Source: an optimization exercise on an open RTL-to-GDS flow (aim: small area). Production flows keep margins and buffers that such runs may drop.
Function was checked by simulation only, so behaviour that the tests miss may differ from the original.
Power figures rest on the tool's default switching activity, not on a simulated workload.

io_placement.png
The bar under the picture is 50 um long. Pins as bars across the die edge, other pins in grey.
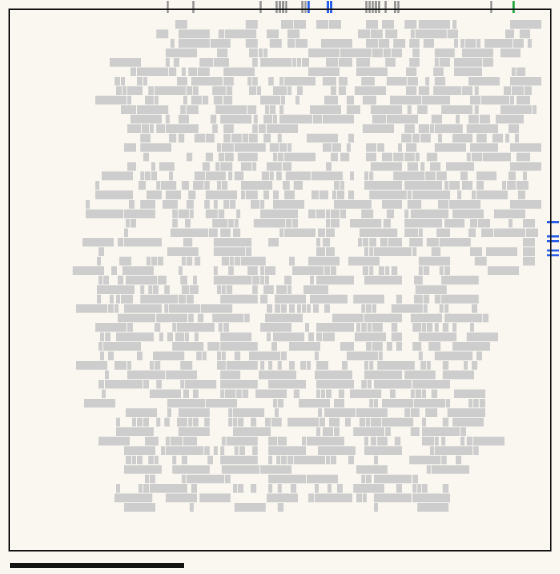
logic_types.png
The bar under the picture is 50 um long.
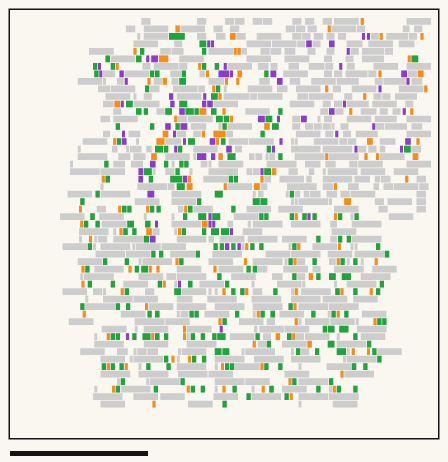
flops_by_reg.png
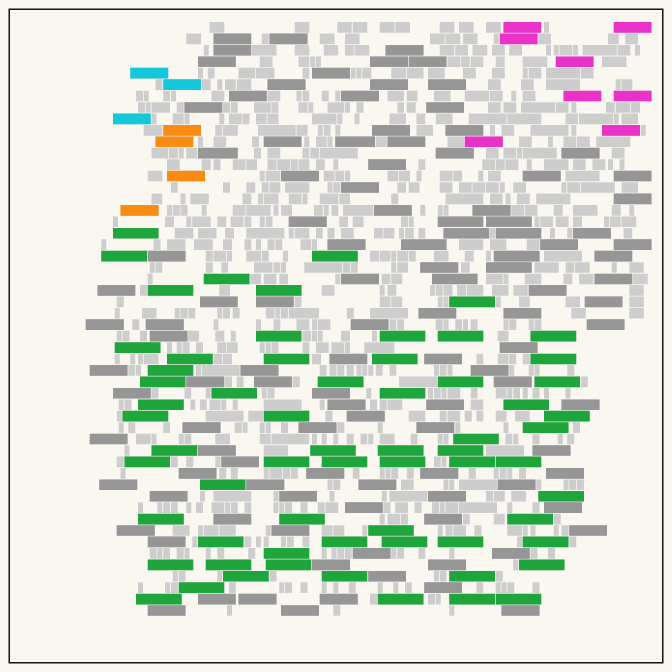
congestion.png
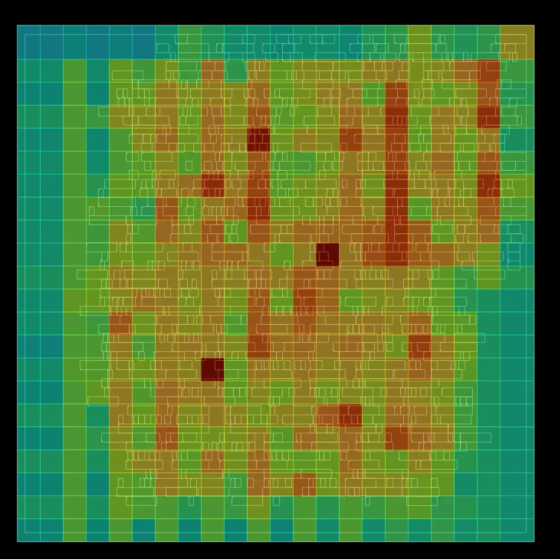
wires.png
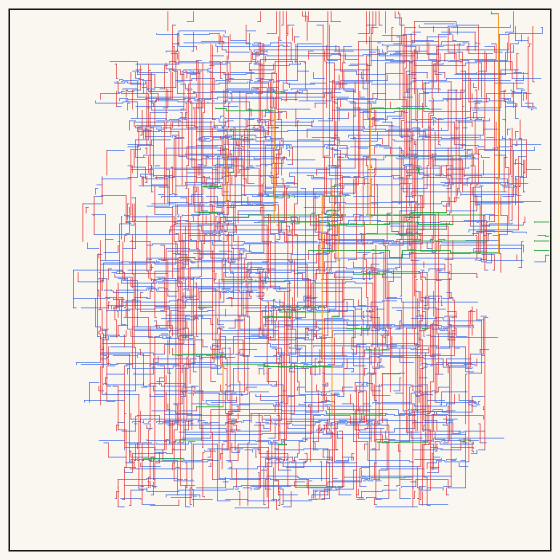
<file path="flow/design.v">
module xspi_sopi_slave (
    input  wire        clk,       
    input  wire        rst_n,     
    input  wire        cs_n,      
    output reg [7:0]   io_out,    
    input  wire [7:0]  io_in,     
    output reg         io_oe,     
    output reg         ready,      
    output reg         crc_ca_match,
    output reg         crc_data_match,
    output reg         crc_ca_error,
    output reg         crc_data_error,
    input wire         crc_ca_error_master,
    input wire         crc_data_error_master
);
    reg [3:0] state;          
    localparam STATE_IDLE         = 4'd0;  
    localparam STATE_CMD          = 4'd1;  
    localparam STATE_ADDR         = 4'd2;  
    localparam STATE_RECV_CRC_CA  = 4'd3;  
    localparam STATE_WAIT_LATENCY = 4'd4;  
    localparam STATE_WR_DATA      = 4'd5;  
    localparam STATE_RECV_CRC_DATA= 4'd6;  
    localparam STATE_RD_DATA      = 4'd7;  
    localparam STATE_SEND_CRC_DATA= 4'd8;  
    localparam STATE_DONE         = 4'd9;  
    reg [3:0] byte_cnt;
    reg [2:0] latency_cnt;
    reg [3:0] retransmit_cnt;   
    reg [7:0]  command_reg;
    reg [47:0] addr_reg;
    reg [63:0] data_reg;
    reg [63:0] mem;
    reg crc_ca_clear, crc_ca_enable;
    wire [7:0] crc_ca_out;
    reg [7:0] crc_ca_recv;
    reg crc_data_clear, crc_data_enable;
    wire [7:0] crc_data_out;
    reg [7:0] crc_data_recv;
    reg [7:0] data_for_crc;
    crc8 crc_ca_inst (
        .clk(clk),
        .rst(!rst_n),
        .enable(crc_ca_enable),
        .clear(crc_ca_clear),
        .data_in(data_for_crc),
        .crc_out(crc_ca_out)
    );
    crc8_slave crc_data_inst (
        .clk(clk),
        .rst(!rst_n),
        .enable(crc_data_enable),
        .clear(crc_data_clear),
        .data_in(data_for_crc),
        .crc_out(crc_data_out)
    );
    always @(negedge clk or negedge rst_n) begin
        if (!rst_n) begin
            state       <= STATE_IDLE;
            io_out      <= 8'h00;
            io_oe       <= 1'b0;
            byte_cnt    <= 4'd0;
            latency_cnt <= 3'd0;
            retransmit_cnt <= 4'd0;
            ready       <= 1'b0;
            command_reg <= 8'h00;
            addr_reg    <= 48'h0;
            data_reg    <= 64'h0;
            crc_ca_clear <= 1'b1;
            crc_ca_enable <= 1'b0;
            crc_data_clear <= 1'b1;
            crc_data_enable <= 1'b0;
            crc_ca_match <= 1'b0;
            crc_ca_error <= 1'b0;
            crc_data_match <= 1'b0;
            crc_data_error <= 1'b0;
        end else begin
            crc_ca_enable <= 1'b0;
            crc_data_enable <= 1'b0;
            case (state)
                STATE_IDLE: begin
                    ready <= 0;
                    byte_cnt <= 0;
                    io_oe <= 1'b0;
                    crc_ca_clear <= 1'b1;
                    crc_data_clear <= 1'b1;
                    crc_ca_match <= 1'b0;
                    crc_ca_error <= 1'b0;
                    crc_data_match <= 1'b0;
                    crc_data_error <= 1'b0;
                        state <= STATE_CMD;
                end
                STATE_CMD: begin
                    if (!cs_n) begin
                        command_reg <= io_in;
                        byte_cnt    <= 1;
                        state       <= STATE_ADDR;
                        crc_ca_clear <= 1'b0;
                        crc_ca_enable <= 1'b1;
                        data_for_crc <= io_in;
                    end  
                end
                STATE_ADDR: begin
                    case (byte_cnt)
                        1: begin addr_reg[47:40] <= io_in; data_for_crc <= io_in; end
                        2: begin addr_reg[39:32] <= io_in; data_for_crc <= io_in; end
                        3: begin addr_reg[31:24] <= io_in; data_for_crc <= io_in; end
                        4: begin addr_reg[23:16] <= io_in; data_for_crc <= io_in; end
                        5: begin addr_reg[15:8]  <= io_in; data_for_crc <= io_in; end
                        6: begin addr_reg[7:0]   <= io_in; data_for_crc <= io_in; end
                    endcase
                  if (byte_cnt<=5)
                    crc_ca_enable <= 1'b1;
                  else crc_ca_enable <= 1'b0;
                    crc_ca_clear <= 1'b0;
                    byte_cnt <= byte_cnt + 1;
                    if (byte_cnt == 6) state <= STATE_RECV_CRC_CA;
                end
                STATE_RECV_CRC_CA: begin
                    crc_ca_recv <= io_in;
                    if (io_in == crc_ca_out) begin
                      if (retransmit_cnt < 3) begin
                        crc_ca_match <= 1'b0;
                        crc_ca_error <= 1'b1;
                      end
                      else begin
                        crc_ca_match <= 1'b1;
                        crc_ca_error <= 1'b0;
                      end
                    end else begin
                        crc_ca_match <= 1'b0;
                        crc_ca_error <= 1'b1;
                    end
                    if (command_reg == 8'hFF) begin
                        latency_cnt <= 0;
                        state <= STATE_WAIT_LATENCY;
                    end else if (command_reg == 8'hA5) begin
                        state <= STATE_WR_DATA;
                    end else begin
                        state <= STATE_DONE;
                    end
                end
                STATE_WAIT_LATENCY: begin
                  crc_ca_match<=0;
                    latency_cnt <= latency_cnt + 1;
                    if (latency_cnt == 3'd5) begin
                        data_reg <= mem;
                        byte_cnt <= 7;
                        io_oe    <= 1'b1;
                        state    <= STATE_RD_DATA;
                        crc_data_clear <= 1'b1;
                    end
                end
                STATE_WR_DATA: begin
                  crc_ca_match<=0;
                    case (byte_cnt)
                        7:  begin data_reg[63:56] <= io_in; data_for_crc <= io_in; end
                        8:  begin data_reg[55:48] <= io_in; data_for_crc <= io_in; end
                        9:  begin data_reg[47:40] <= io_in; data_for_crc <= io_in; end
                        10: begin data_reg[39:32] <= io_in; data_for_crc <= io_in; end
                        11: begin data_reg[31:24] <= io_in; data_for_crc <= io_in; end
                        12: begin data_reg[23:16] <= io_in; data_for_crc <= io_in; end
                        13: begin data_reg[15:8]  <= io_in; data_for_crc <= io_in; end
                        14: begin data_reg[7:0]   <= io_in; data_for_crc <= io_in; end
                    endcase
                   if (byte_cnt>=7 && byte_cnt<=13)
                    crc_data_enable <= 1'b1;
                  else crc_data_enable <= 1'b0;
                    crc_data_clear <= 0;
                    byte_cnt <= byte_cnt + 1;
                    if (byte_cnt == 14) state <= STATE_RECV_CRC_DATA;
                end
                STATE_RECV_CRC_DATA: begin
                    crc_data_clear<=0;
                    crc_data_recv <= io_in;
                    if (io_in == crc_data_out) begin
                        crc_data_match <= 1'b1;
                        crc_data_error <= 1'b0;
                    end else begin
                        crc_data_match <= 1'b0;
                        crc_data_error <= 1'b1;
                    end
                    mem <= data_reg;
                    state <= STATE_DONE;
                end
                STATE_RD_DATA: begin
                    case (byte_cnt)
                        7:  begin io_out <= data_reg[63:56]; data_for_crc <= data_reg[63:56]; end
                        8:  begin io_out <= data_reg[55:48]; data_for_crc <= data_reg[55:48]; end
                        9:  begin io_out <= data_reg[47:40]; data_for_crc <= data_reg[47:40]; end
                        10: begin io_out <= data_reg[39:32]; data_for_crc <= data_reg[39:32]; end
                        11: begin io_out <= data_reg[31:24]; data_for_crc <= data_reg[31:24]; end
                        12: begin io_out <= data_reg[23:16]; data_for_crc <= data_reg[23:16]; end
                        13: begin io_out <= data_reg[15:8];  data_for_crc <= data_reg[15:8];  end
                        14: begin io_out <= data_reg[7:0];   data_for_crc <= data_reg[7:0];   end
                    endcase
                  if (byte_cnt>=7 && byte_cnt<=13)
                    crc_data_enable <= 1'b1;
                  else crc_data_enable <= 1'b0;
                    crc_data_clear <= 0;
                    byte_cnt <= byte_cnt + 1;
                  if (byte_cnt == 14) state <= STATE_SEND_CRC_DATA;
                end
                STATE_SEND_CRC_DATA: begin
                    io_out <= crc_data_out;
                    io_oe <= 1'b1;
                    crc_data_enable <= 1'b0;
                    state <= STATE_DONE;
                end
                STATE_DONE: begin
                    crc_data_match <= 1'b0;
                    io_oe <= 1'b0;
                    if ((crc_ca_error_master == 1'b1 || crc_data_error_master == 1'b1 || crc_ca_error == 1'b1 || crc_data_error == 1'b1) && retransmit_cnt < 4'd3) begin
                        byte_cnt <= 4'd0;
                        latency_cnt <= 3'd0;
                        retransmit_cnt <= retransmit_cnt + 1;
                        crc_ca_clear <= 1'b1;
                        crc_data_clear <= 1'b1;
                        crc_ca_match <= 1'b0;
                        crc_ca_error <= 1'b0;
                        crc_data_match <= 1'b0;
                        crc_data_error <= 1'b0;
                        state <= STATE_CMD;
                        ready <= 1'b0;
                    end else begin
                        state <= STATE_IDLE;
                        ready <= 1'b1;
                    end
                end
                default: state <= STATE_IDLE;
            endcase
        end
    end
endmodule
module crc8 (
    input  wire       clk,       
    input  wire       rst,       
    input  wire       enable,    
    input  wire       clear,     
    input  wire [7:0] data_in,   
    output reg  [7:0] crc_out    
);
    parameter POLY = 8'h07;  
    wire [7:0] crc_in = crc_out ^ data_in;
    wire [7:0] stage0 = (crc_in[7]) ? (crc_in << 1) ^ POLY : (crc_in << 1);
    wire [7:0] stage1 = (stage0[7]) ? (stage0 << 1) ^ POLY : (stage0 << 1);
    wire [7:0] stage2 = (stage1[7]) ? (stage1 << 1) ^ POLY : (stage1 << 1);
    wire [7:0] stage3 = (stage2[7]) ? (stage2 << 1) ^ POLY : (stage2 << 1);
    wire [7:0] stage4 = (stage3[7]) ? (stage3 << 1) ^ POLY : (stage3 << 1);
    wire [7:0] stage5 = (stage4[7]) ? (stage4 << 1) ^ POLY : (stage4 << 1);
    wire [7:0] stage6 = (stage5[7]) ? (stage5 << 1) ^ POLY : (stage5 << 1);
    wire [7:0] crc_next = (stage6[7]) ? (stage6 << 1) ^ POLY : (stage6 << 1);
    always @(posedge clk or posedge rst) begin
        if (rst)
            crc_out <= 8'h00;
        else if (clear)
            crc_out <= 8'h00;
        else if (enable)
            crc_out <= crc_next;
    end
endmodule 
module crc8_slave (
    input  wire       clk,       
    input  wire       rst,       
    input  wire       enable,    
    input  wire       clear,     
    input  wire [7:0] data_in,   
    output reg  [7:0] crc_out    
);
    parameter POLY = 8'h07;  
    wire [7:0] crc_in = crc_out ^ data_in;
    wire [7:0] stage0 = (crc_in[7]) ? (crc_in << 1) ^ POLY : (crc_in << 1);
    wire [7:0] stage1 = (stage0[7]) ? (stage0 << 1) ^ POLY : (stage0 << 1);
    wire [7:0] stage2 = (stage1[7]) ? (stage1 << 1) ^ POLY : (stage1 << 1);
    wire [7:0] stage3 = (stage2[7]) ? (stage2 << 1) ^ POLY : (stage2 << 1);
    wire [7:0] stage4 = (stage3[7]) ? (stage3 << 1) ^ POLY : (stage3 << 1);
    wire [7:0] stage5 = (stage4[7]) ? (stage4 << 1) ^ POLY : (stage4 << 1);
    wire [7:0] stage6 = (stage5[7]) ? (stage5 << 1) ^ POLY : (stage5 << 1);
    wire [7:0] crc_next = (stage6[7]) ? (stage6 << 1) ^ POLY : (stage6 << 1);
  always @(negedge clk or posedge rst) begin
        if (rst)
            crc_out <= 8'h00;
        else if (clear)
            crc_out <= 8'h00;
        else if (enable)
            crc_out <= crc_next;
    end
endmodule 
</file>
<file path="flow/run.sh">
#!/bin/bash
# synth_recipe.tcl (not shown) runs the flow's synth.tcl, then flattens the netlist and writes it again
# the make line also repeats each setting of config.mk as NAME=value (left out here)
make -C /OpenROAD-flow-scripts/flow DESIGN_CONFIG=/design/flow/config.mk WORK_HOME=/design/flow/orfs CLKGATE_MAP_FILE= SYNTH_SCRIPT=/design/flow/synth_recipe.tcl finish
</file>
<file path="flow/config.mk">
export PLATFORM = sky130hd
export DESIGN_NAME = xspi_sopi_slave
export DESIGN_NICKNAME = xspi_sopi_slave
export VERILOG_FILES = /design/flow/design.v
export SDC_FILE = /design/flow/constraint.sdc
export NUM_CORES = 4
export LEC_CHECK = 0
export CAP_MARGIN = 20
export CORE_MARGIN = 2
export CORE_UTILIZATION = 40
export PLACE_DENSITY = 0.6
export SLEW_MARGIN = 20
</file>
<file path="flow/constraint.sdc">
create_clock -name core_clock -period 7.0 [get_ports {clk}]
set_input_delay 1.4000 -clock core_clock [delete_from_list [all_inputs] [get_ports {clk}]]
set_output_delay 1.4000 -clock core_clock [all_outputs]
set_load 0.01 [all_outputs]
</file>
==> impl_metrics.tcl <==
set metrics [dict create \
    status "finished clean" \
    syn-num-nets 845 \
    cts-root-buf "clkbuf_16" \
    synth_area_leader_cell "dfrtn_1" \
    fill_cells 2084 \
    timing.rr.start "data_for_crc[7]" \
    worst_setup_path_start_kind "flop" \
    insertion_delay_ns 0.49 \
    stdcell_area_um2 10600 \
    cts_made_buffers 17 \
    route.met2.wl_mm 10.3 \
    die_area_um2 24100 \
    vias_per_cell 5.38 \
    grt_pass1_vias 6209 \
    syn_area_um2 9130 \
    fin_ws_ns 0.661 \
    rows 55 \
    synth_edf_count 72 \
    post-dp-hpwl_mm 14.1 \
    p_seq_share_pct 39.3 \
    design.core.area_um2 22500 \
    critPathCaptureType "primary output" \
    dr.max_layer_used "met4" \
    path_cells "clkdlybuf4s50_1" \
    final.setup.tns_ns 0 \
    crit_type "flop to primary output" \
    start_util_pct 40.6 \
    synth_top_area_share_pct 30.4 \
    synth-async-reset-ratio_pct 62.7 \
    postCtsSetupBuffers 0 \
    crit_required_ns 5.60 \
    clock_power_share_pct 33.1 \
    grt_setup_unrepaired "false" \
    postCtsHoldBufs 0 \
    synthCells 823 \
    wl_met1_mm 10.6 \
    cp_top_family "buffers and inverters" \
    pre_cts_ws_ns 0.281 \
    ys_seq_elements 193 \
    drive_gt1_share_pct 8.92 \
    ctsResizeCount 0 \
    nets 917 \
    netlist-cell-type-count 68 \
    synth_ff_type "dfrtn_1" \
    grt_max_degree 122 \
    worst-path-max-fanout 2 \
    clk_path_buf_depth 2 \
    powerDensity_nw_per_um2 348 \
    arrival_ns 4.94 \
    dr_wl_met3_um 701 \
    ys_seq_area_share_pct 56.9 \
]
About io_placement.png:
rst_n: shown in green, pins 1, direction input, edge top. io_out: shown in blue, pins 8, direction output, edge 5 right, 3 top.
All pins by edge: 22 top, 5 right.
Port-buffer cells: 26
die width: 155 um

About logic_types.png:
inverting AOI/OAI gates: shown in green, cells 215. NOR gates: shown in orange, cells 125. NAND gates: shown in purple, cells 71.
multi-input combinational area share: 34.9%
final cell count without fillers: 1193

About flops_by_reg.png:
byte_cnt: shown in orange, flops 4, where top left. latency_cnt: shown in cyan, flops 3. crc_ca_inst.crc_out: shown in magenta, flops 8, where top right. mem: shown in green, flops 64.
Finished Core Util: 46.9%
Sequential Area: 5190 um^2
fraction of area in registers: 49.2%
seq pwr: 0.00144 W

About congestion.png:
GRT Total Usage: 19.0%
gr busiest metal: met2

About wires.png:
metal 1: shown in blue, wire length 10600 um. metal 3: shown in green, wire length 701 um. metal 2: shown in red, wire length 10300 um. metal 4: shown in orange, wire length 259 um.
via count: 6422
Wirelength per Cell: 18.3 um
WL final: 21.9 mm

## through the flow
step	instances	total power, W	util [%]	hold slack, ns
floorplan	823	0.00225	-	0.408
global placement	1088	0.00253	42.8	0.369
detailed placement	1088	0.00254	42.8	0.371
CTS	1193	0.00370	46.9	0.371
global route	1193	0.00390	46.9	0.375
finish	1193	0.00368	46.9	0.366
## cells in the final DEF (no fill, tap or decap), drive strengths merged, types with 3 or more instances in the layout
cell,n
a211oi,7
a21o,6
a21oi,150
a221o,9
a222oi,3
a22o,6
a22oi,8
and2,16
buf,11
clkbuf,19
clkdlybuf4s50,25
clkinv,3
dfrtn,111
dfrtp,8
edfxtp,72
ha,9
inv,92
mux2,18
mux2i,8
nand2,40
nand2b,7
nand3,11
nand3b,4
nand4,8
nor2,102
nor2b,9
nor3,8
o211ai,3
o21ai,25
o22ai,4
o31ai,4
xnor2,32
xnor3,11
xor2,22
## final timing paths
check | end | slack [ns] | cells after the start
max in group asynchronous | data_reg[17] | 1.93 | 2
worst min register to register | retransmit_cnt[3] | 0.37 | 0
worst min-delay path | retransmit_cnt[3] | 0.37 | 0
worst max register to register | crc_ca_inst.crc_out[2] | 1.30 | 5
worst max-delay path | io_out[6] | 0.66 | 1
min in group asynchronous | crc_ca_inst.crc_out[5] | 1.15 | 2
## cell type report
type	count	area share, %
clock buffers	19	4.50
well taps	285	3.38
flip-flops and latches	193	49.2
multi-input cells	565	34.9
clock inverters	87	4.28
inverters	8	0.284
repair buffers	36	3.51
## cell families (layout without fill, tap and decap cells)
logic type | Yosys count | in the layout | share of synthesized area (%)
compound gates | 242 | 242 | 16.0
xor+xnor | 65 | 65 | 8.22
fa+ha+maj | 9 | 9 | 1.23
buf+inv | 65 | 150 | 2.97
flops | 193 | 193 | 56.9
mux | 26 | 26 | 3.10
simple gates | 223 | 223 | 11.6
## power groups by stage
stage               Combinational, W  Sequential [W]  Clock (W)
finish                       0.00102         0.00144    0.00122
global route                 0.00112         0.00147    0.00131
CTS                          0.00102         0.00145    0.00124
detailed placement           0.00101         0.00146  0.0000638
global placement             0.00101         0.00146  0.0000638
floorplan                   0.000777         0.00141  0.0000638
